Context: an optimization exercise on an open-source flow, tuned for small area and a short achievable clock period. The choices shown serve that exercise and are no tape-out recipe. In this exercise RTL edits were held to simulation tests only and were not proved equivalent to the original. Not every run is shown, and edits may drop behaviour that the tests do not exercise.

==> design.v <==
`timescale 1ns / 1ps
module MAC#(parameter size = 256, bit_width=8, acc_width_curr=32, acc_width_next=32)(
    clk,
	 control,
	 acc_in,		 
	 acc_out,	 
	 data_in,	 
	 wt_path_in,		 
	 data_out,	
	 wt_path_out		 
	 );
	input clk;
	input control;
	input signed [acc_width_curr-1:0] acc_in;
	input signed [bit_width-1:0] data_in;
	input signed [bit_width-1:0] wt_path_in;				
	output reg signed [acc_width_next-1:0] acc_out;
	output reg signed [bit_width-1:0] data_out;
	output reg signed [bit_width-1:0] wt_path_out;		
	reg signed [bit_width-1:0] wt_in;							
	wire signed [acc_width_next-1:0]acc_out_temp;
	wire signed [2*bit_width-1:0] multi_temp;
	multi  #(.bit_width(bit_width)) multipl(data_in, wt_in, multi_temp);
    assign acc_out_temp = acc_in + multi_temp;
	always@(posedge clk)begin
	if(control)begin
	wt_path_out<=wt_path_in;				
	end
	else if(~control) wt_in<=wt_path_out;
	end
	always@(posedge clk)
	begin
	if(~control) begin
	data_out <= data_in;
	acc_out <= acc_out_temp;
	end
	end
endmodule
module multi #(parameter bit_width=8) (input signed [bit_width-1: 0] a,
		input signed [bit_width-1: 0] b,
		output reg signed [2*bit_width-1:0] c);
always@ (*) begin
c = a*b;
end 
endmodule
`timescale 1ns / 1ps
module MAC_chain#(parameter size=4, bit_width=8 ,acc_width_curr=32, acc_width_next=32)(
	clk,
	control,
	data,
	weight,
	acc_in,
	data_out,
	weight_out,
    acc_out
    );
	input clk;
	input control;
	input signed [bit_width-1:0] data;
	input signed [bit_width-1:0] weight;
	input signed [acc_width_curr*size-1:0] acc_in;
	output reg signed [bit_width-1:0] data_out;
	output reg signed [bit_width-1:0] weight_out;
	output reg signed [acc_width_next*size-1:0] acc_out;
	integer m,n;
	wire [acc_width_next-1:0] acc_out_temp[0:size-1];
	always@* begin
	for(m=0;m<size;m=m+1)begin
	for(n=0;n<acc_width_next;n=n+1)begin
	acc_out[m*acc_width_next+n]=acc_out_temp[m][n];
	end
	end
	end
	reg [bit_width-1:0] temp_first_wt;
	wire [bit_width-1:0]temp_data[size+1:0];		 
	wire [bit_width-1:0]temp_wt[size+1:0];
	assign temp_data[0]=data;
	assign temp_wt[0]=temp_first_wt;
    always@(*)begin
	data_out=temp_data[size];
	end
    always@(*)begin
	weight_out=temp_wt[size];
	end
	always@(*)begin
	if(control) temp_first_wt=weight; 
	else temp_first_wt= 0;
	end
	generate 
	genvar i;
    for(i=0;i<size;i=i+1)
		begin:mac
		MAC #(.size(size), .bit_width(bit_width),.acc_width_curr(acc_width_curr),.acc_width_next(acc_width_next)) mac(
		.clk(clk),
		.control(control),
		.acc_in(acc_in[i*acc_width_curr+acc_width_curr-1:i*acc_width_curr]),
		.acc_out(acc_out_temp[i]),
		.data_in(temp_data[i]),
		.wt_path_in(temp_wt[i]),
		.data_out(temp_data[i+1]),
		.wt_path_out(temp_wt[i+1]));
		end
	endgenerate
endmodule
`timescale 1ns / 1ps
module MMU #(parameter depth=16, bit_width=16, acc_width=64, size=16)
(
	clk,
	control,
	data_arr,  
	wt_arr,
	acc_in, 
	data_arr_out,
	wt_arr_out,
	acc_out   
    );
input clk;
input control;
input  [(bit_width*depth)-1:0] data_arr;
input  [(bit_width*depth)-1:0] wt_arr;
input [acc_width*size-1 : 0] acc_in;  
output wire [(bit_width*depth)-1:0] data_arr_out;   
output wire [(bit_width*depth)-1:0] wt_arr_out;
output reg [acc_width*size-1 : 0] acc_out;
	generate 
	genvar i;
	for(i=0;i<depth+1;i=i+1)
	begin:temp_acc
	wire [acc_width*size-1:0] test;
	end
	endgenerate
	assign temp_acc[0].test=acc_in;
	always@(*)begin
	acc_out=temp_acc[depth].test;
	end
	generate 
	for(i=0;i<depth;i=i+1)
		begin:chain	
		MAC_chain #(.size(size),.bit_width(bit_width),.acc_width_curr(acc_width),.acc_width_next(acc_width)) chain(
			.clk(clk),
			.control(control),
			.data(data_arr[(depth-1-i)*bit_width+bit_width-1 : (depth-1-i)*bit_width]),
			.weight(wt_arr[(depth-1-i)*bit_width+bit_width-1 : (depth-1-i)*bit_width]),
			.acc_in(temp_acc[i].test),
			.data_out(data_arr_out[(depth-1-i)*bit_width+bit_width-1 : (depth-1-i)*bit_width]),
			.weight_out(wt_arr_out[(depth-1-i)*bit_width+bit_width-1 : (depth-1-i)*bit_width]),
			.acc_out(temp_acc[i+1].test));
		end
	endgenerate
endmodule
`timescale 1ns / 1ps
module MMU_chain #(parameter depth=128, bit_width=8, acc_width=24, size=128, mmu_block=16)
(
	clk,
	control,
	data_arr_alt,
	data_arr_sle_s,
	acc_arr_sle_d,
	wt_arr,
	acc_in,
	wt_arr_out,
	data_arr_out,
	acc_out
    );
localparam s_len = size / mmu_block;
input clk;
input  control;
input  [bit_width*mmu_block*s_len-1:0] data_arr_alt;
input  [s_len-1:0] data_arr_sle_s;
input  [s_len-1:0] acc_arr_sle_d;
input  [bit_width*mmu_block-1:0] wt_arr;
input [acc_width*mmu_block*s_len-1 : 0] acc_in;
output reg [bit_width*mmu_block-1:0] wt_arr_out;
output reg [bit_width*mmu_block-1:0] data_arr_out;
output reg [acc_width*mmu_block*s_len-1 : 0] acc_out;
wire [acc_width*mmu_block-1:0] acc_out_temp [0: s_len-1];
reg [bit_width*mmu_block-1:0] data_arr_temp [0: s_len-1];
integer m,n;
always@* begin
	for(m=0;m<s_len;m=m+1)begin
	for(n=0;n<acc_width*mmu_block;n=n+1)begin
		acc_out[m*acc_width*mmu_block+n]=acc_out_temp[m][n];
	end
	end
	end
always@* begin
	for(m=0;m<s_len;m=m+1)begin
	for(n=0;n<bit_width*mmu_block;n=n+1)begin
		data_arr_temp[m][n] = data_arr_alt[m*bit_width*mmu_block+n];
	end
	end
	end
	reg [bit_width*mmu_block-1:0] temp_first_wt;
	wire [bit_width*mmu_block-1:0] temp_data [s_len:0];		 
	wire [bit_width*mmu_block-1:0] temp_data2 [s_len:0];
	wire [bit_width*mmu_block-1:0] temp_wt[s_len:0];
	wire [acc_width*mmu_block-1:0] acc_in2 [s_len-1:0];
	assign temp_wt[0]=temp_first_wt;
	always@(*)begin
	if(control) temp_first_wt=wt_arr; 
	else temp_first_wt= 0;
	end
	assign temp_data[0]=0;
    always@(*)begin
	data_arr_out = temp_data[s_len];
	wt_arr_out = temp_wt[s_len];
	end
	generate 
	genvar i;
    for(i=0;i<s_len;i=i+1)
		begin:mmu
		assign temp_data2[i] = (data_arr_sle_s[i])? data_arr_temp[i]: temp_data[i];
		assign acc_in2[i] = (acc_arr_sle_d[i])? 0: acc_in[i*acc_width*mmu_block+acc_width*mmu_block-1:i*acc_width*mmu_block];
        MMU #(.depth(mmu_block), .bit_width(bit_width),.acc_width(acc_width),.size(mmu_block)) mmu (
		.clk(clk),
		.control(control),
		.data_arr(temp_data2[i]),   
		.wt_arr(temp_wt[i]),
		.acc_in(acc_in2[i]),
		.data_arr_out(temp_data[i+1]),
		.wt_arr_out(temp_wt[i+1]),
		.acc_out(acc_out_temp[i])
		);
		end
	endgenerate
endmodule
`timescale 1ns / 1ps
module DYN_MMU #(parameter depth=6, bit_width=8, acc_width=24, size=6, mmu_block=3)
(
	clk,
	control,
	wt_arr,
	data_arr_alt,  
	acc_sle_d,
	data_sle_s,
	wt_arr_out,
	data_arr_out,
	acc_in,
	acc_out   
    );
localparam d_len  = depth / mmu_block;
localparam s_len = size / mmu_block;
input clk;
input control;
input  [(bit_width*mmu_block*d_len)-1:0] wt_arr;
input  [bit_width*mmu_block*s_len*d_len-1:0] data_arr_alt;
input  [d_len*s_len-1:0] acc_sle_d;
input [s_len*d_len-1:0] data_sle_s;
input [acc_width*mmu_block*s_len-1:0] acc_in;
output wire [(bit_width*mmu_block*d_len)-1:0] wt_arr_out;
output wire [(bit_width*mmu_block*d_len)-1:0] data_arr_out;
output reg [acc_width*mmu_block*s_len-1 : 0] acc_out;	
	generate 
	genvar i;
	for(i=0;i<d_len+1;i=i+1)
	begin:temp_acc
	wire [acc_width*mmu_block*s_len-1:0] test;
	wire [acc_width*mmu_block*s_len-1:0] test2;
	end
	endgenerate
assign temp_acc[0].test=acc_in;
always@(*)begin
	acc_out=temp_acc[d_len].test;
	end
	generate 
	for(i=0;i<d_len;i=i+1)
		begin:mmu_chain	
		MMU_chain #(.depth(depth),.bit_width(bit_width),.acc_width(acc_width),.size(size), .mmu_block(mmu_block)) mmu_chain(
			.clk(clk),
			.control(control),
			.data_arr_alt(data_arr_alt[(d_len-1-i)*bit_width*mmu_block*s_len+bit_width*mmu_block*s_len-1 : (d_len-1-i)*bit_width*mmu_block*s_len]),
			.data_arr_sle_s (data_sle_s[(d_len-i)*s_len-1:(d_len-i-1)*s_len]),
			.acc_arr_sle_d (acc_sle_d[(d_len-i)*s_len-1:(d_len-i-1)*s_len]),
			.wt_arr(wt_arr[(d_len-1-i)*bit_width*mmu_block+bit_width*mmu_block-1 : (d_len-1-i)*bit_width*mmu_block]),
			.wt_arr_out(wt_arr_out[(d_len-1-i)*bit_width*mmu_block+bit_width*mmu_block-1 : (d_len-1-i)*bit_width*mmu_block]),
			.data_arr_out(data_arr_out[(d_len-1-i)*bit_width*mmu_block+bit_width*mmu_block-1 : (d_len-1-i)*bit_width*mmu_block]),
			.acc_in(temp_acc[i].test),
			.acc_out(temp_acc[i+1].test));
	end
	endgenerate
endmodule
==> run.sh <==
#!/bin/bash
# synth_recipe.tcl (not shown) runs the flow's synth.tcl, then flattens the netlist and writes it again
# the make line also repeats each setting of config.mk as NAME=value (left out here)
make -C /OpenROAD-flow-scripts/flow DESIGN_CONFIG=/design/flow/config.mk WORK_HOME=/design/flow/orfs CLKGATE_MAP_FILE= SYNTH_SCRIPT=/design/flow/synth_recipe.tcl finish
==> config.mk <==
export PLATFORM = sky130hd
export DESIGN_NAME = DYN_MMU
export DESIGN_NICKNAME = DYN_MMU
export VERILOG_FILES = /design/flow/design.v
export SDC_FILE = /design/flow/constraint.sdc
export NUM_CORES = 4
export LEC_CHECK = 0
export CAP_MARGIN = 20
export CORE_MARGIN = 2
export CORE_UTILIZATION = 40
export SLEW_MARGIN = 20
==> constraint.sdc <==
create_clock -name core_clock -period 6.5 [get_ports {clk}]
set_input_delay 1.3000 -clock core_clock [delete_from_list [all_inputs] [get_ports {clk}]]
set_output_delay 1.3000 -clock core_clock [all_outputs]
set_load 0.01 [all_outputs]
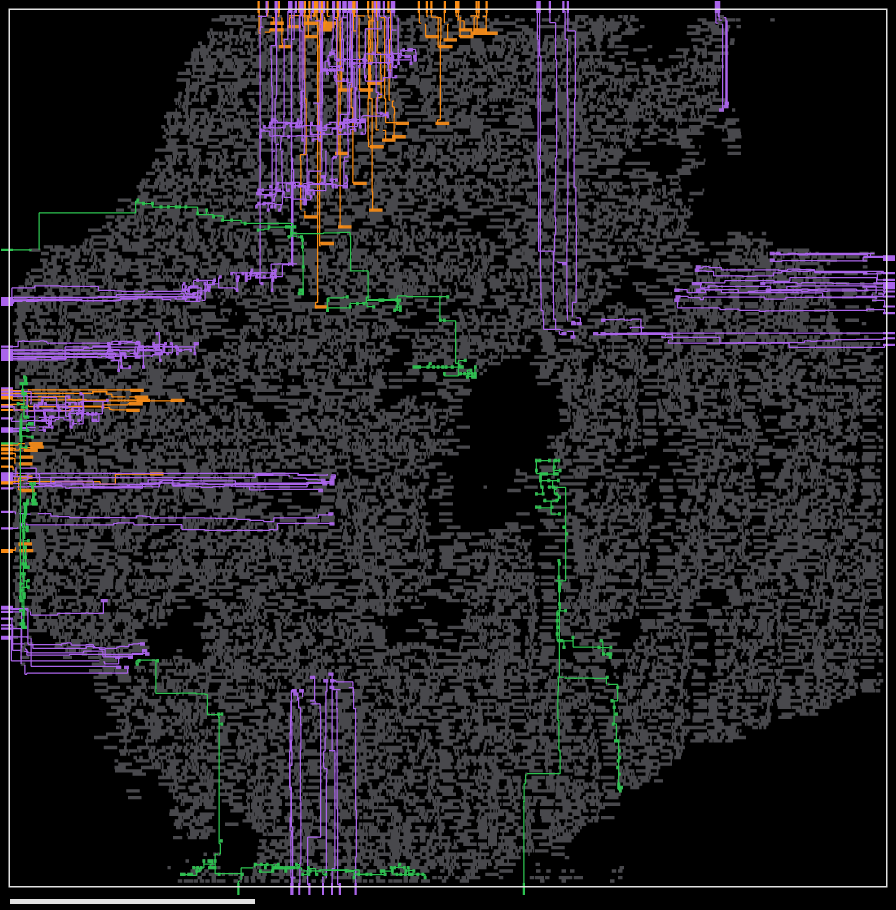
Run 1: I/O nets highlighted
Bar = 200 um.
[green] acc_sle_d | bits: 4 | direction: input | end cells: 288 | buffers: 31 | wire: 2,940 um
[orange] wt_arr | bits: 48 | direction: input | end cells: 48 | buffers: 48 | wire: 3,280 um
[purple] data_arr_alt | bits: 96 | direction: input | end cells: 296 | buffers: 148 | wire: 16,100 um

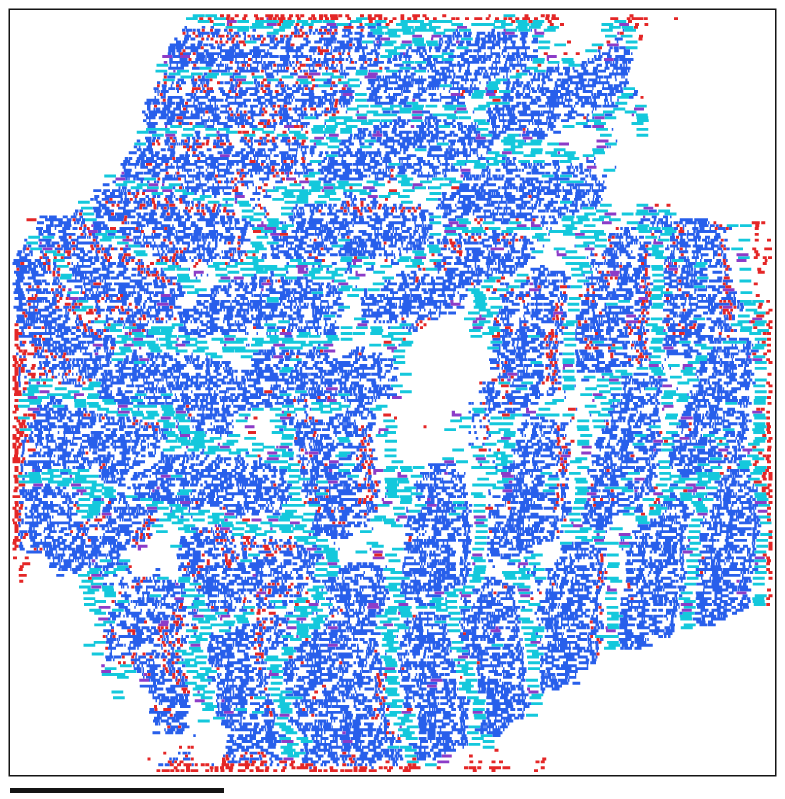
Run 1: placed cells, one colour a class
Bar = 200 um.
[purple] clock drivers and dummy loads | cells: 409 | share of their area: 3.3%
[red] remaining buffers and delay cells | cells: 1,733 | share of their area: 6.6%
[cyan] sequential cells | cells: 1,728 | share of their area: 23%
[blue] remaining logic cells | cells: 15,216 | share of their area: 67%

==> out/metrics.yaml, run 1 <==
detailed_routing:
  ant_nets: 0
  route.met2.wl_mm: 222.5
  postRouteWirelength_mm: 451.0
  post_drt_via_cell_ratio: 4.770
  routed_length_on_met1_mm: 201.9
  dr.first_iter.drc_count: 5778
  drt_first_pass_iters: 5
  route.top_layer_used: "met5"
  vias: 123000
  post_drt_wl_per_cell_um: 17.49
finish:
  insertedDiodeCount: 14
  area.share.sequential: 0.2239
  inverters_excl_clock: 3439
  seq_cell_count: 1728
  synthesis_to_finish_area_growth_pct: 14.96
  filler_free_cell_count_of_the_finished_design: 25780
  final_layout_clock_buffer_total: 249
  final_core_util: 0.4620
  multiInputGateArea_um2: 136400
  layout.clock.cell_area_share: 0.03224
  multi_input_gate_share_of_the_layout_cell_area: 0.5887
  drive_gt1_frac: 0.08891
global_route:
  grt_start_max_net_pins: 153
  antenna_found_initial: 48
  globalRouteTotalUtil: 0.1827
  global_route.peak_usage_layer: "met2"
  gr-usage-met3: 0.01877
critical_path:
  criticalPathCategory: "in -> reg"
  critical_path_depth_in_cells: 18
  timing.critical_path.to_type: "register"
  critPathLaunch: "data_arr_alt[95]"
  critical_path.top_delay_family: "adder cells"
  setup.reg_to_reg.worst_slack_ns: 0.35
  critPathBufInv: 2
floorplanning:
  dieWidth_um: 713.9
  num_tap_cells: 6681
  die_y_extent_um: 713.9
  die_area_um2: 509700
  floorplan.core_area_um2: 501600
  placementRows: 260
  initial_core_util: 0.4019
synthesis:
  synth_cells: 17070
  synth.ff_latch_count: 1728
  syn-cell-area_um2: 201600
  synthesized_netlist_net_count: 23060
  post_synthesis_share_of_cell_area_spent_on_xor_and_xnor_gates: 0.03671
  synth_compound_gate_area_share: 0.04201
  yosysSeqAreaShare: 0.2574
  main_combinational_cell_family_by_area_after_synthesis: "adder cells"
  synthesis.area_per_instance_um2: 11.81
timing:
  maxSlewHeadroom: 0.3767
  holdWs_ns: 0.4072
  hold_violations: 0
placed_design:
  numPortBuffers: 537
  placed_area_um2: 224100
  placed_cells: 25360
  detailed_place_hpwl_mm: 385.6
clock_network:
  clock_sink_count: 1728
  clock_path_buffers: 4
  clock_tree.root_cell: "sky130_fd_sc_hd__clkbuf_16"
  postCtsHoldBufs: 0
  post-cts-setup-buffer-count: 0
  post_cts.resized_instances: 0
  cts_tree: "yes"
  tritoncts.num_buffers: 220
  clk_latency_ns: 0.93
worst_hold_path:
  cells_on_worst_hold_path: 0
status:
  run_status: "no timing/DRC/antenna violations"
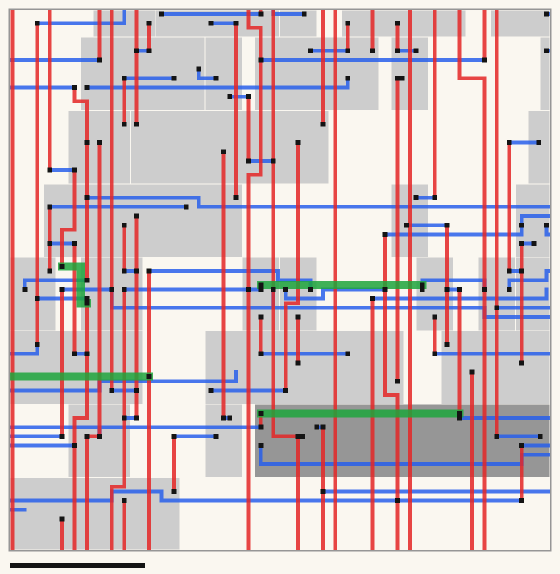
Run 1: zoomed window
Bar = 5 um. Region (525, 525) to (545, 545) um. Cells in grey, sequential cells in the stronger grey; small squares are vias.
[red] M2
[blue] M1
[green] M3
most frequent: fa_1 (6), nand2_1 (5), inv_1 (5)
sequential cells in the window: 1
netlist names of flops here include: mmu_chain.mmu_chain.mmu.mmu.chain.chain.mac.mac.wt_in (1)
cells with their middle in the window: 23

==> run 1: flip-flops by register name (all words and copies together) (netlist names) <==
signal	flops
mmu_chain.mmu_chain.mmu.mmu.chain.chain.mac.mac.acc_out	864
mmu_chain.mmu_chain.mmu.mmu.chain.chain.mac.mac.data_out	288
mmu_chain.mmu_chain.mmu.mmu.chain.chain.mac.mac.wt_in	288
mmu_chain.mmu_chain.mmu.mmu.chain.chain.mac.mac.wt_path_out	288
==> run 1: Yosys cell counts, types with 153 or more instances <==
library cell,count,area share
sky130_fd_sc_hd__inv_1,3428,0.064
sky130_fd_sc_hd__ha_1,1944,0.12
sky130_fd_sc_hd__nand2b_1,176,0.0055
sky130_fd_sc_hd__nand2_1,988,0.018
sky130_fd_sc_hd__nor2b_1,471,0.015
sky130_fd_sc_hd__xnor2_1,692,0.030
sky130_fd_sc_hd__and2_1,1078,0.033
sky130_fd_sc_hd__fa_1,3744,0.37
sky130_fd_sc_hd__and3_1,269,0.0083
sky130_fd_sc_hd__xor2_1,153,0.0066
sky130_fd_sc_hd__nor2_1,508,0.0095
sky130_fd_sc_hd__edfxtp_1,1728,0.26
sky130_fd_sc_hd__a21oi_1,414,0.010
sky130_fd_sc_hd__o21ai_0,187,0.0046
==> run 2: too many edits to list; what changed since run 1 <==
design.v: 281 -> 1980 lines; modules unchanged: 0
  macar_c: new, 393 lines
  MAC_c: new, 22 lines
  macar_n: new, 393 lines
  MAC_n: new, 22 lines
  macar_x: new, 393 lines
  MAC_x: new, 22 lines
  macar_xc: new, 393 lines
  MAC_xc: new, 22 lines
  DYN_MMU: edited, 54 -> 320 lines
  removed: MAC, multi, MAC_chain, MMU, MMU_chain
==> module macar_xc as of run 2 <==
module macar_xc(input [7:0] x, input [7:0] y, input [23:0] c, output [23:0] s);
wire p1;
wire p2;
wire p3;
wire p4;
wire p5;
wire p6;
wire p7;
wire p8;
wire p9;
wire p10;
wire p11;
wire p12;
wire p13;
wire p14;
wire p15;
wire p16;
wire p17;
wire p18;
wire p19;
wire p20;
wire p21;
wire p22;
wire p23;
wire p24;
wire p25;
wire p26;
wire p27;
wire p28;
wire p29;
wire p30;
wire p31;
wire p32;
wire p33;
wire p34;
wire p35;
wire p36;
wire p37;
wire p38;
wire p39;
wire p40;
wire p41;
wire p42;
wire p43;
wire p44;
wire p45;
wire p46;
wire p47;
wire p48;
wire p49;
wire p50;
wire p51;
wire p52;
wire p53;
wire p54;
wire p55;
wire p56;
wire p57;
wire p58;
wire p59;
wire p60;
wire p61;
wire p62;
wire p63;
wire p64;
wire s65;
wire k66;
wire s67;
wire k68;
wire s69;
wire k70;
wire s71;
wire k72;
wire s73;
wire k74;
wire s75;
wire k76;
wire s77;
wire k78;
wire s79;
wire k80;
wire s81;
wire k82;
wire s83;
wire k84;
wire s85;
wire k86;
wire s87;
wire k88;
wire s89;
wire k90;
wire s91;
wire k92;
wire s93;
wire k94;
wire s95;
wire k96;
wire s97;
wire k98;
wire s99;
wire k100;
wire s101;
wire k102;
wire s103;
wire k104;
wire s105;
wire k106;
wire s107;
wire k108;
wire s109;
wire k110;
wire s111;
wire k112;
wire s113;
wire k114;
wire s115;
wire k116;
wire s117;
wire k118;
wire s119;
wire k120;
wire s121;
wire k122;
wire s123;
wire k124;
wire s125;
wire k126;
wire s127;
wire k128;
wire s129;
wire k130;
wire s131;
wire k132;
wire s133;
wire k134;
wire s135;
wire k136;
wire s137;
wire k138;
wire s139;
wire k140;
wire s141;
wire k142;
wire s143;
wire k144;
wire s145;
wire k146;
wire s147;
wire k148;
wire s149;
wire k150;
wire s151;
wire k152;
wire s153;
wire k154;
wire s155;
wire k156;
wire s157;
wire k158;
wire s159;
wire k160;
wire s161;
wire k162;
wire s163;
wire k164;
wire s165;
wire k166;
wire s167;
wire k168;
wire s169;
wire k170;
wire s171;
wire k172;
wire s173;
wire k174;
wire s175;
wire k176;
wire s177;
wire k178;
wire s179;
wire k180;
wire s181;
wire k182;
wire s183;
wire k184;
wire s185;
wire k186;
wire s187;
wire k188;
wire s189;
wire k190;
wire s191;
wire k192;
wire s193;
wire k194;
assign p1 = x[0] & y[0];
assign p2 = x[0] & y[1];
assign p3 = x[0] & y[2];
assign p4 = x[0] & y[3];
assign p5 = x[0] & y[4];
assign p6 = x[0] & y[5];
assign p7 = x[0] & y[6];
assign p8 = ~(x[0] & y[7]);
assign p9 = x[1] & y[0];
assign p10 = x[1] & y[1];
assign p11 = x[1] & y[2];
assign p12 = x[1] & y[3];
assign p13 = x[1] & y[4];
assign p14 = x[1] & y[5];
assign p15 = x[1] & y[6];
assign p16 = ~(x[1] & y[7]);
assign p17 = x[2] & y[0];
assign p18 = x[2] & y[1];
assign p19 = x[2] & y[2];
assign p20 = x[2] & y[3];
assign p21 = x[2] & y[4];
assign p22 = x[2] & y[5];
assign p23 = x[2] & y[6];
assign p24 = ~(x[2] & y[7]);
assign p25 = x[3] & y[0];
assign p26 = x[3] & y[1];
assign p27 = x[3] & y[2];
assign p28 = x[3] & y[3];
assign p29 = x[3] & y[4];
assign p30 = x[3] & y[5];
assign p31 = x[3] & y[6];
assign p32 = ~(x[3] & y[7]);
assign p33 = x[4] & y[0];
assign p34 = x[4] & y[1];
assign p35 = x[4] & y[2];
assign p36 = x[4] & y[3];
assign p37 = x[4] & y[4];
assign p38 = x[4] & y[5];
assign p39 = x[4] & y[6];
assign p40 = ~(x[4] & y[7]);
assign p41 = x[5] & y[0];
assign p42 = x[5] & y[1];
assign p43 = x[5] & y[2];
assign p44 = x[5] & y[3];
assign p45 = x[5] & y[4];
assign p46 = x[5] & y[5];
assign p47 = x[5] & y[6];
assign p48 = ~(x[5] & y[7]);
assign p49 = x[6] & y[0];
assign p50 = x[6] & y[1];
assign p51 = x[6] & y[2];
assign p52 = x[6] & y[3];
assign p53 = x[6] & y[4];
assign p54 = x[6] & y[5];
assign p55 = x[6] & y[6];
assign p56 = ~(x[6] & y[7]);
assign p57 = ~(x[7] & y[0]);
assign p58 = ~(x[7] & y[1]);
assign p59 = ~(x[7] & y[2]);
assign p60 = ~(x[7] & y[3]);
assign p61 = ~(x[7] & y[4]);
assign p62 = ~(x[7] & y[5]);
assign p63 = ~(x[7] & y[6]);
assign p64 = x[7] & y[7];
assign s65 = c[1] ^ p2 ^ p9;
assign k66 = (c[1] & p2) | (c[1] & p9) | (p2 & p9);
assign s67 = c[2] ^ p3 ^ p10;
assign k68 = (c[2] & p3) | (c[2] & p10) | (p3 & p10);
assign s69 = p17 ^ k66 ^ s67;
assign k70 = (p17 & k66) | (p17 & s67) | (k66 & s67);
assign s71 = c[3] ^ p4 ^ p11;
assign k72 = (c[3] & p4) | (c[3] & p11) | (p4 & p11);
assign s73 = p18 ^ p25 ^ k68;
assign k74 = (p18 & p25) | (p18 & k68) | (p25 & k68);
assign s75 = s71 ^ k70 ^ s73;
assign k76 = (s71 & k70) | (s71 & s73) | (k70 & s73);
assign s77 = c[4] ^ p5 ^ p12;
assign k78 = (c[4] & p5) | (c[4] & p12) | (p5 & p12);
assign s79 = p19 ^ p26 ^ p33;
assign k80 = (p19 & p26) | (p19 & p33) | (p26 & p33);
assign s81 = k72 ^ s77 ^ s79;
assign k82 = (k72 & s77) | (k72 & s79) | (s77 & s79);
assign s83 = k74 ^ s81 ^ k76;
assign k84 = (k74 & s81) | (k74 & k76) | (s81 & k76);
assign s85 = c[5] ^ p6 ^ p13;
assign k86 = (c[5] & p6) | (c[5] & p13) | (p6 & p13);
assign s87 = p20 ^ p27 ^ p34;
assign k88 = (p20 & p27) | (p20 & p34) | (p27 & p34);
assign s89 = p41 ^ k78 ^ k80;
assign k90 = (p41 & k78) | (p41 & k80) | (k78 & k80);
assign s91 = s85 ^ s87 ^ k82;
assign k92 = (s85 & s87) | (s85 & k82) | (s87 & k82);
assign s93 = s89 ^ s91 ^ k84;
assign k94 = (s89 & s91) | (s89 & k84) | (s91 & k84);
assign s95 = c[6] ^ p7 ^ p14;
assign k96 = (c[6] & p7) | (c[6] & p14) | (p7 & p14);
assign s97 = p21 ^ p28 ^ p35;
assign k98 = (p21 & p28) | (p21 & p35) | (p28 & p35);
assign s99 = p42 ^ p49 ^ k86;
assign k100 = (p42 & p49) | (p42 & k86) | (p49 & k86);
assign s101 = k88 ^ s95 ^ s97;
assign k102 = (k88 & s95) | (k88 & s97) | (s95 & s97);
assign s103 = k90 ^ s99 ^ s101;
assign k104 = (k90 & s99) | (k90 & s101) | (s99 & s101);
assign s105 = k92 ^ s103 ^ k94;
assign k106 = (k92 & s103) | (k92 & k94) | (s103 & k94);
assign s107 = c[7] ^ p8 ^ p15;
assign k108 = (c[7] & p8) | (c[7] & p15) | (p8 & p15);
assign s109 = p22 ^ p29 ^ p36;
assign k110 = (p22 & p29) | (p22 & p36) | (p29 & p36);
assign s111 = p43 ^ p50 ^ p57;
assign k112 = (p43 & p50) | (p43 & p57) | (p50 & p57);
assign s113 = k96 ^ k98 ^ s107;
assign k114 = (k96 & k98) | (k96 & s107) | (k98 & s107);
assign s115 = s109 ^ s111 ^ k100;
assign k116 = (s109 & s111) | (s109 & k100) | (s111 & k100);
assign s117 = k102 ^ s113 ^ s115;
assign k118 = (k102 & s113) | (k102 & s115) | (s113 & s115);
assign s119 = k104 ^ s117 ^ k106;
assign k120 = (k104 & s117) | (k104 & k106) | (s117 & k106);
assign s121 = 1'b1 ^ c[8] ^ p16;
assign k122 = (1'b1 & c[8]) | (1'b1 & p16) | (c[8] & p16);
assign s123 = p23 ^ p30 ^ p37;
assign k124 = (p23 & p30) | (p23 & p37) | (p30 & p37);
assign s125 = p44 ^ p51 ^ p58;
assign k126 = (p44 & p51) | (p44 & p58) | (p51 & p58);
assign s127 = k108 ^ k110 ^ k112;
assign k128 = (k108 & k110) | (k108 & k112) | (k110 & k112);
assign s129 = s121 ^ s123 ^ s125;
assign k130 = (s121 & s123) | (s121 & s125) | (s123 & s125);
assign s131 = k114 ^ s127 ^ s129;
assign k132 = (k114 & s127) | (k114 & s129) | (s127 & s129);
assign s133 = k116 ^ s131 ^ k118;
assign k134 = (k116 & s131) | (k116 & k118) | (s131 & k118);
assign s135 = c[9] ^ p24 ^ p31;
assign k136 = (c[9] & p24) | (c[9] & p31) | (p24 & p31);
assign s137 = p38 ^ p45 ^ p52;
assign k138 = (p38 & p45) | (p38 & p52) | (p45 & p52);
assign s139 = p59 ^ k122 ^ k124;
assign k140 = (p59 & k122) | (p59 & k124) | (k122 & k124);
assign s141 = k126 ^ s135 ^ s137;
assign k142 = (k126 & s135) | (k126 & s137) | (s135 & s137);
assign s143 = k128 ^ k130 ^ s139;
assign k144 = (k128 & k130) | (k128 & s139) | (k130 & s139);
assign s145 = s141 ^ k132 ^ s143;
assign k146 = (s141 & k132) | (s141 & s143) | (k132 & s143);
assign s147 = c[10] ^ p32 ^ p39;
assign k148 = (c[10] & p32) | (c[10] & p39) | (p32 & p39);
assign s149 = p46 ^ p53 ^ p60;
assign k150 = (p46 & p53) | (p46 & p60) | (p53 & p60);
assign s151 = k136 ^ k138 ^ s147;
assign k152 = (k136 & k138) | (k136 & s147) | (k138 & s147);
assign s153 = s149 ^ k140 ^ k142;
assign k154 = (s149 & k140) | (s149 & k142) | (k140 & k142);
assign s155 = s151 ^ k144 ^ s153;
assign k156 = (s151 & k144) | (s151 & s153) | (k144 & s153);
assign s157 = c[11] ^ p40 ^ p47;
assign k158 = (c[11] & p40) | (c[11] & p47) | (p40 & p47);
assign s159 = p54 ^ p61 ^ k148;
assign k160 = (p54 & p61) | (p54 & k148) | (p61 & k148);
assign s161 = k150 ^ s157 ^ k152;
assign k162 = (k150 & s157) | (k150 & k152) | (s157 & k152);
assign s163 = s159 ^ k154 ^ s161;
assign k164 = (s159 & k154) | (s159 & s161) | (k154 & s161);
assign s165 = c[12] ^ p48 ^ p55;
assign k166 = (c[12] & p48) | (c[12] & p55) | (p48 & p55);
assign s167 = p62 ^ k158 ^ s165;
assign k168 = (p62 & k158) | (p62 & s165) | (k158 & s165);
assign s169 = k160 ^ s167 ^ k162;
assign k170 = (k160 & s167) | (k160 & k162) | (s167 & k162);
assign s171 = c[13] ^ p56 ^ p63;
assign k172 = (c[13] & p56) | (c[13] & p63) | (p56 & p63);
assign s173 = k166 ^ s171 ^ k168;
assign k174 = (k166 & s171) | (k166 & k168) | (s171 & k168);
assign s175 = c[14] ^ p64 ^ k172;
assign k176 = (c[14] & p64) | (c[14] & k172) | (p64 & k172);
assign s177 = 1'b1 ^ c[15] ^ k176;
assign k178 = (1'b1 & c[15]) | (1'b1 & k176) | (c[15] & k176);
assign s179 = 1'b1 ^ c[16] ^ k178;
assign k180 = (1'b1 & c[16]) | (1'b1 & k178) | (c[16] & k178);
assign s181 = 1'b1 ^ c[17] ^ k180;
assign k182 = (1'b1 & c[17]) | (1'b1 & k180) | (c[17] & k180);
assign s183 = 1'b1 ^ c[18] ^ k182;
assign k184 = (1'b1 & c[18]) | (1'b1 & k182) | (c[18] & k182);
assign s185 = 1'b1 ^ c[19] ^ k184;
assign k186 = (1'b1 & c[19]) | (1'b1 & k184) | (c[19] & k184);
assign s187 = 1'b1 ^ c[20] ^ k186;
assign k188 = (1'b1 & c[20]) | (1'b1 & k186) | (c[20] & k186);
assign s189 = 1'b1 ^ c[21] ^ k188;
assign k190 = (1'b1 & c[21]) | (1'b1 & k188) | (c[21] & k188);
assign s191 = 1'b1 ^ c[22] ^ k190;
assign k192 = (1'b1 & c[22]) | (1'b1 & k190) | (c[22] & k190);
assign s193 = 1'b1 ^ c[23] ^ k192;
assign k194 = (1'b1 & c[23]) | (1'b1 & k192) | (c[23] & k192);
wire [23:0] r0 = {s193, s191, s189, s187, s185, s183, s181, s179, s177, k174, k170, k164, k156, k146, k134, k120, s119, s105, s93, s83, s75, s69, s65, p1};
wire [23:0] r1 = {1'b0, 1'b0, 1'b0, 1'b0, 1'b0, 1'b0, 1'b0, 1'b0, 1'b0, s175, s173, s169, s163, s155, s145, s133, 1'b0, 1'b0, 1'b0, 1'b0, 1'b0, 1'b0, 1'b0, c[0]};
assign s = r0 + r1;
endmodule
==> module MAC_c as of run 2 <==
module MAC_c (
  input clk,
  input control,
  input [23:0] ain,
  input [7:0] din,
  input [7:0] wpin,
  output reg [23:0] a,
  output reg [7:0] d,
  output reg [7:0] wpath
);
  reg [7:0] w;
  wire [23:0] s;
  macar_c u_ar (.x(din), .y(w), .c(ain), .s(s));
  always @(posedge clk) begin
    if (control) wpath <= wpin;
    else begin
      w <= wpath;
      d <= din;
      a <= s;
    end
  end
endmodule
==> module MAC_n as of run 2 <==
module MAC_n (
  input clk,
  input control,
  input [23:0] ain,
  input [7:0] din,
  input [7:0] wpin,
  output reg [23:0] a,
  output reg [7:0] d,
  output reg [7:0] wpath
);
  reg [7:0] w;
  wire [23:0] s;
  macar_n u_ar (.x(din), .y(w), .c(ain), .s(s));
  always @(posedge clk) begin
    if (control) wpath <= wpin;
    else begin
      w <= wpath;
      d <= din;
      a <= s;
    end
  end
endmodule
==> module MAC_xc as of run 2 <==
module MAC_xc (
  input clk,
  input control,
  input [23:0] ain,
  input [7:0] din,
  input [7:0] wpin,
  output reg [23:0] a,
  output reg [7:0] d,
  output reg [7:0] wpath
);
  reg [7:0] w;
  wire [23:0] s;
  macar_xc u_ar (.x(din), .y(w), .c(ain), .s(s));
  always @(posedge clk) begin
    if (control) wpath <= wpin;
    else begin
      w <= wpath;
      d <= din;
      a <= s;
    end
  end
endmodule
==> module MAC_x as of run 2 <==
module MAC_x (
  input clk,
  input control,
  input [23:0] ain,
  input [7:0] din,
  input [7:0] wpin,
  output reg [23:0] a,
  output reg [7:0] d,
  output reg [7:0] wpath
);
  reg [7:0] w;
  wire [23:0] s;
  macar_x u_ar (.x(din), .y(w), .c(ain), .s(s));
  always @(posedge clk) begin
    if (control) wpath <= wpin;
    else begin
      w <= wpath;
      d <= din;
      a <= s;
    end
  end
endmodule
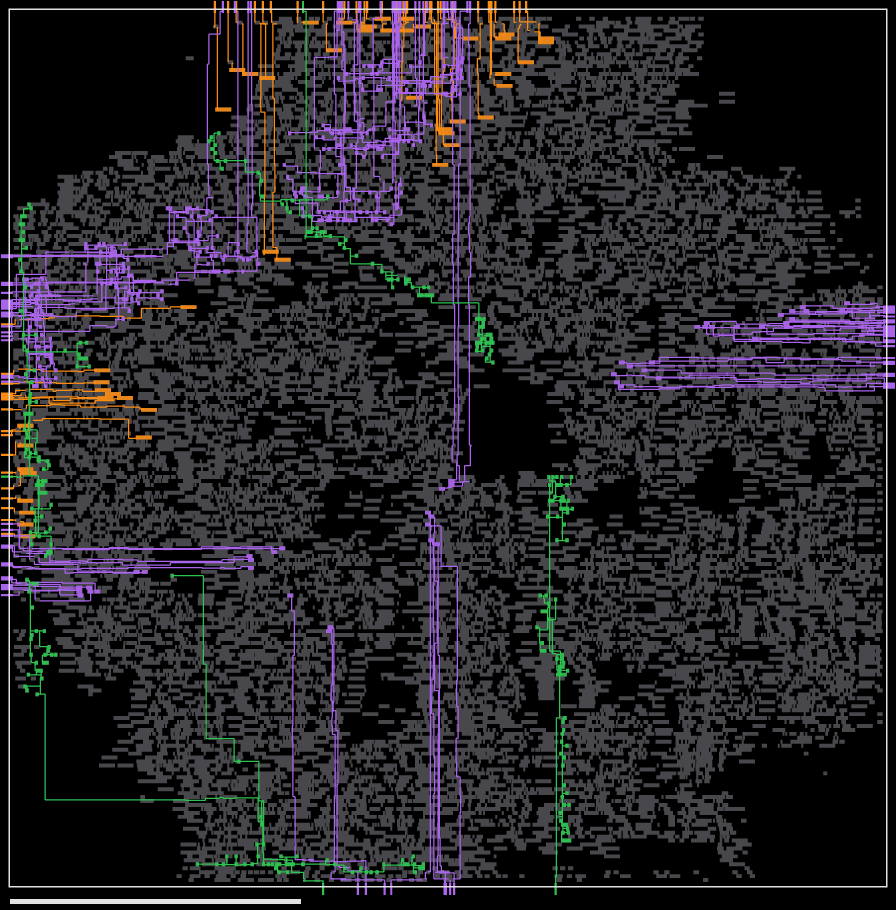
Run 2: I/O nets highlighted
Bar = 200 um.
[green] acc_sle_d | bits: 4 | direction: input | end cells: 288 | buffers: 25 | wire: 3,070 um
[purple] data_arr_alt | bits: 96 | direction: input | end cells: 304 | buffers: 131 | wire: 14,700 um
[orange] wt_arr | bits: 48 | direction: input | end cells: 48 | buffers: 48 | wire: 2,450 um

==> run 2 against run 1 <==
Compared with the run above: global-route usage up 0.89 points; design area fell by 29%; critical path depth rose by 4; still clean; sequential cell count is the same.
==> out/metrics.yaml, run 2 <==
status:
  run_status: "no timing/DRC/antenna violations"  # unchanged
timing:
  max_freq_mhz: 160.1  # was 157.9 MHz
  hold_violations: 0  # unchanged
  rsz0062_at_grt: "no"  # unchanged
  worst_slew_pin_slew_ns: 1.057  # was 0.9349 ns
  period_minus_slack_ns: 6.246  # was 6.332 ns
  setup_total_negative_slack_ns: 0  # unchanged
  period_utilization_post_route: 0.9610  # was 0.9741
  finalSetupViolCount: 0  # unchanged
  fin_skew_ns: 0.05486  # was 0.07638 ns
  holdWs_ns: 0.4346  # was 0.4072 ns
  timing.final.max_slew_violations: 0  # unchanged
  setup_slack_ns: 0.2537  # was 0.1682 ns
  maxSlewHeadroom: 0.2940  # was 0.3767
critical_path:
  critical_path_depth_in_cells: 22  # was 18
  timing.critical_path.to_type: "register"  # unchanged
  crit_chain: "clkdlybuf4s50_1 -> buf_12 -> mux2_2 -> and2_1 -> fa_1 -> fa_1 -> fa_2 -> fa_1 -> inv_1 -> fa_1 -> inv_1 -> fa_1 -> inv_1 -> fa_1 -> inv_1 -> ha_1 -> nand3b_1 -> or2_2 -> o31ai_1 -> a21boi_0 -> nor4_1 -> xnor2_1"  # was clkdlybuf4s50_1 -> mux2_4 -> and2_1 -> buf_12 -> fa_1 -> fa_1 -> fa_1 -> fa_1 -> ha_1 -> ha_1 -> a2111o_1 -> or3_1 -> and3_1 -> a2111oi_4 -> nor3_2 -> nor3_2 -> nor3_1 -> xor2_1
  criticalPathCategory: "in -> reg"  # unchanged
  critPathLaunch: "data_sle_s[1]"  # was data_arr_alt[95]
  critical_path.top_delay_family: "adder cells"  # unchanged
  worst-endpoint-arrival_ns: 6.87  # was 6.97 ns
  crit_path_end: "mac_3_3.a[22]$_DFFE_PN_"
  slowest_delay_ns: 0.52  # was 0.56 ns
  critical_path_cell_with_the_highest_stage_delay: "sky130_fd_sc_hd__clkdlybuf4s50_1"  # was sky130_fd_sc_hd__fa_1
  crit_top_cell: "sky130_fd_sc_hd__fa_1"  # unchanged
  rr_worst_depth: 20  # was 16
  critPathBufInv: 6  # was 2
  r2r-start: "mac_2_4.d[1]$_DFFE_PN_"
  timing.critical_path.required_ns: 7.13  # was 7.14 ns
  setup.reg_to_reg.worst_slack_ns: 0.41  # was 0.35 ns
  critical_path.startpoint_type: "input port"  # unchanged
  critical_path.max_fanout: 10  # was 7
  terminus_of_the_critical_flop_to_flop_path: "mac_2_5.a[23]$_DFFE_PN_"
synthesis:
  synth.ff_latch_count: 1728  # unchanged
  synthFlopType: "sky130_fd_sc_hd__edfxtp_1"  # unchanged
  synth_cells: 12780  # was 17,070
  synth.largest_area_cell: "sky130_fd_sc_hd__edfxtp_1"  # was sky130_fd_sc_hd__fa_1
  yosysSeqAreaShare: 0.3615  # was 0.2574
  yosys.area.top_type_share: 0.3615  # was 0.3718
  synth-warning-count: 4  # was 8
  post-synth-top-count-cell: "sky130_fd_sc_hd__inv_1"  # was sky130_fd_sc_hd__fa_1
  synthesis.area_per_instance_um2: 11.23  # was 11.81 um2
  netlist-cell-type-count: 70  # was 84
  synth.area.top_cells: "sky130_fd_sc_hd__edfxtp_1 36%, sky130_fd_sc_hd__fa_1 28%, sky130_fd_sc_hd__inv_1 7.6%"  # was sky130_fd_sc_hd__fa_1 37%, sky130_fd_sc_hd__edfxtp_1 26%, sky130_fd_sc_hd__ha_1 12%
  ys_top_cells_by_count: "2,919 x sky130_fd_sc_hd__inv_1, 1,980 x sky130_fd_sc_hd__fa_1, 1,728 x sky130_fd_sc_hd__edfxtp_1"  # was 3,744 x sky130_fd_sc_hd__fa_1, 3,428 x sky130_fd_sc_hd__inv_1, 1,944 x sky130_fd_sc_hd__ha_1
  syn-cell-area_um2: 143500  # was 201,600 um2
  synth_enable_flop_cells: 1728  # unchanged
  asyncSetResetFlopFracSynth: 0  # unchanged
  synthesized_netlist_net_count: 15710  # was 23,060
detailed_routing:
  post_drt_wl_per_cell_um: 18.08  # was 17.49 um
  postRouteWirelength_mm: 340.2  # was 451.0 mm
  route.met2.wl_mm: 162.5  # was 222.5 mm
  remaining_drc_errors: 0  # unchanged
  vias: 89480  # was 123,000
  ant_nets: 0  # unchanged
  met3_wirelength_mm: 14.49  # was 15.71 mm
  route.top_layer_used: "met5"  # unchanged
  post_drt_via_cell_ratio: 4.755  # was 4.770
  routed_length_on_met1_mm: 155.5  # was 201.9 mm
  dr.first_iter.drc_count: 5169  # was 5,778
  drt_first_pass_iters: 5  # unchanged
global_route:
  gr-usage-met3: 0.02405  # was 0.01877
  first_pass_grt_wire_length_mm: 546.0  # was 740.2 mm
  number_of_global_route_vias_before_repair: 94500  # was 135,500
  globalRoute.totalOverflow: 0  # unchanged
  grt_use_met1: 0.2659  # was 0.2445
  global_route.peak_usage_layer: "met2"  # unchanged
  grt_start_max_net_pins: 137  # was 153
  grt.met2_usage: 0.3215  # was 0.3208
  antenna_found_initial: 28  # was 48
  globalRouteTotalUtil: 0.1916  # was 0.1827
finish:
  post_route_standard_cell_area_excluding_fillers_um2: 165200  # was 231,700 um2
  layout.cells.most_common: "sky130_fd_sc_hd__inv_1"  # was sky130_fd_sc_hd__fa_1
  most-common-layout-cells: "2,918 x sky130_fd_sc_hd__inv_1, 1,979 x sky130_fd_sc_hd__fa_1, 1,728 x sky130_fd_sc_hd__edfxtp_1"  # was 3,744 x sky130_fd_sc_hd__fa_1, 3,427 x sky130_fd_sc_hd__inv_1, 1,944 x sky130_fd_sc_hd__ha_1
  synthesis_to_finish_area_growth_pct: 15.11  # was 14.96%
  finalNetCount: 16820  # was 24,890
  final_core_util: 0.4634  # was 0.4620
  drive_gt1_frac: 0.06366  # was 0.08891
  filler_free_cell_count_of_the_finished_design: 18820  # was 25,780
floorplanning:
  die_y_extent_um: 603.0  # was 713.9 um
  initial_core_util: 0.4026  # was 0.4019
  dieWidth_um: 603.0  # was 713.9 um
  floorplan.core_area_um2: 356500  # was 501,600 um2
  placementRows: 219  # was 260
  io_pins: 538  # unchanged
  die_area_um2: 363600  # was 509,700 um2
clock_network:
  cts_tree: "yes"  # unchanged
  tritoncts.num_buffers: 208  # was 220
  postCtsHoldBufs: 0  # unchanged
  post_cts.resized_instances: 0  # unchanged
  clk_latency_ns: 0.92  # was 0.93 ns
  clock_sink_count: 1728  # unchanged
  post-cts-setup-buffer-count: 0  # unchanged
  clock_tree.root_cell: "sky130_fd_sc_hd__clkbuf_16"  # unchanged
  htreeDepth: 4  # unchanged
  path_clk_slew_ns: 0.06  # was 0.07 ns
  clock_path_buffers: 4  # unchanged
placed_design:
  numPortBuffers: 537  # unchanged
  placed_area_um2: 158300  # was 224,100 um2
  gp_congestion: 0.8884  # was 0.8732
  dp_worst_setup_slack_ns: -0.7324  # was -0.8778 ns
  detailed_place_hpwl_mm: 277.6  # was 385.6 mm
  placed_cells: 18430  # was 25,360
worst_hold_path:
  min_delay_worst_type: "reg -> reg"  # unchanged
  cells_on_worst_hold_path: 0  # unchanged
  hold_path_end: "mac_3_5.wpath[6]$_DFFE_PP_"
  hp-start: "mac_3_4.wpath[6]$_DFFE_PP_"
job:
  max_cap_violation_count: 0  # unchanged
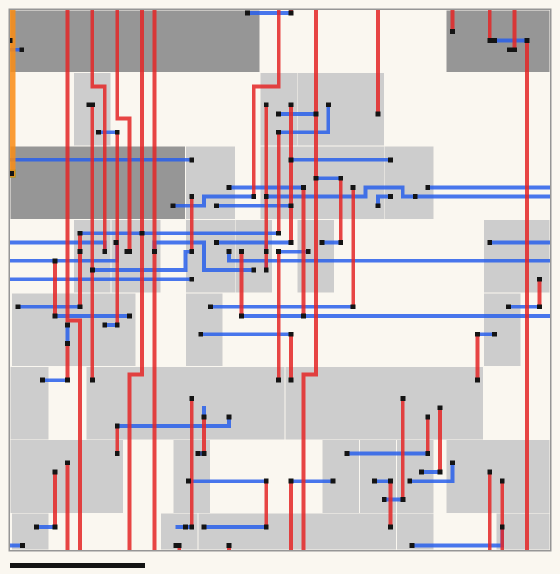
Run 2: zoomed window
Bar = 5 um. Region (442, 442) to (462, 462) um. Cells in grey, sequential cells in the stronger grey; small squares are vias.
[green] M3
[orange] M4
[blue] M1
[red] M2
sequential cells in the window: 2
most frequent: inv_1 (11), fa_1 (5), a21oi_1 (4)
cells with their middle in the window: 29
netlist names of flops here include: mac_4_2.a (1), mac_5_1.d (1)

==> run 2: changes by cell type in the layout (fill, tap and decap cells not counted), moves of 129 or more <==
cell                      change
sky130_fd_sc_hd__xor2_1     +129
sky130_fd_sc_hd__nor2b_1    -291
sky130_fd_sc_hd__buf_4      -708
sky130_fd_sc_hd__fa_1      -1765
sky130_fd_sc_hd__nor2_1     -269
sky130_fd_sc_hd__inv_1      -509
sky130_fd_sc_hd__xnor2_1    -180
sky130_fd_sc_hd__ha_1      -1287
sky130_fd_sc_hd__a21oi_1    -203
sky130_fd_sc_hd__nand2_1    +279
==> run 2: layout make-up <==
cell class                 count  area, um2
clock inverter               139       1501
multi-input combinational   8008      80220
antenna                        9      22.52
fill                       32900     191300
timing repair buffer        1021       9271
sequential                  1728      51890
tap                         4751       5944
clock buffer                 244       5404
inverter                    2919      10960
==> run 2: cell families after synthesis <==
kind of cell    after synthesis  share of synthesized area
mux                          50                   0.003905
buf+inv                    3043                    0.07960
xor+xnor                    794                    0.04845
flops                      1728                     0.3615
fa+ha+maj                  2637                     0.3334
simple gates               3827                     0.1413
compound gates              700                    0.03177

## re-timing with driven ports
In the flow no input, the clock included, has a driving cell. The finished layouts below were timed again as built, in two steps.
Step 1: set_driving_cell puts a clkbuf_16 on clk and a buf_2 on each other input, an assumption about the parent block.
Step 2 adds t to the input delays and takes it off the output delays; t is the mean of the earliest and latest rising clock arrival at the registers after step 1. Input paths then give back, and output paths get back, about the clock's delay inside the block.
Slacks: no drivers / after step 1 / after step 2; pairs: no drivers / after step 1.
run	t, ns	setup slack, ns	hold slack, ns
run 1	1.023	0.168 / 0.258 / -0.765	0.407 / 0.407 / 0.407
run 2	1.006	0.254 / 0.335 / -0.670	0.435 / 0.435 / 0.435
Met with ideal ports but missed after step 2: setup timing in run 1 and run 2. For run 1, which loses most, drivers alone change the setup slack by +0.090 ns; drivers and shift together by -0.933 ns.
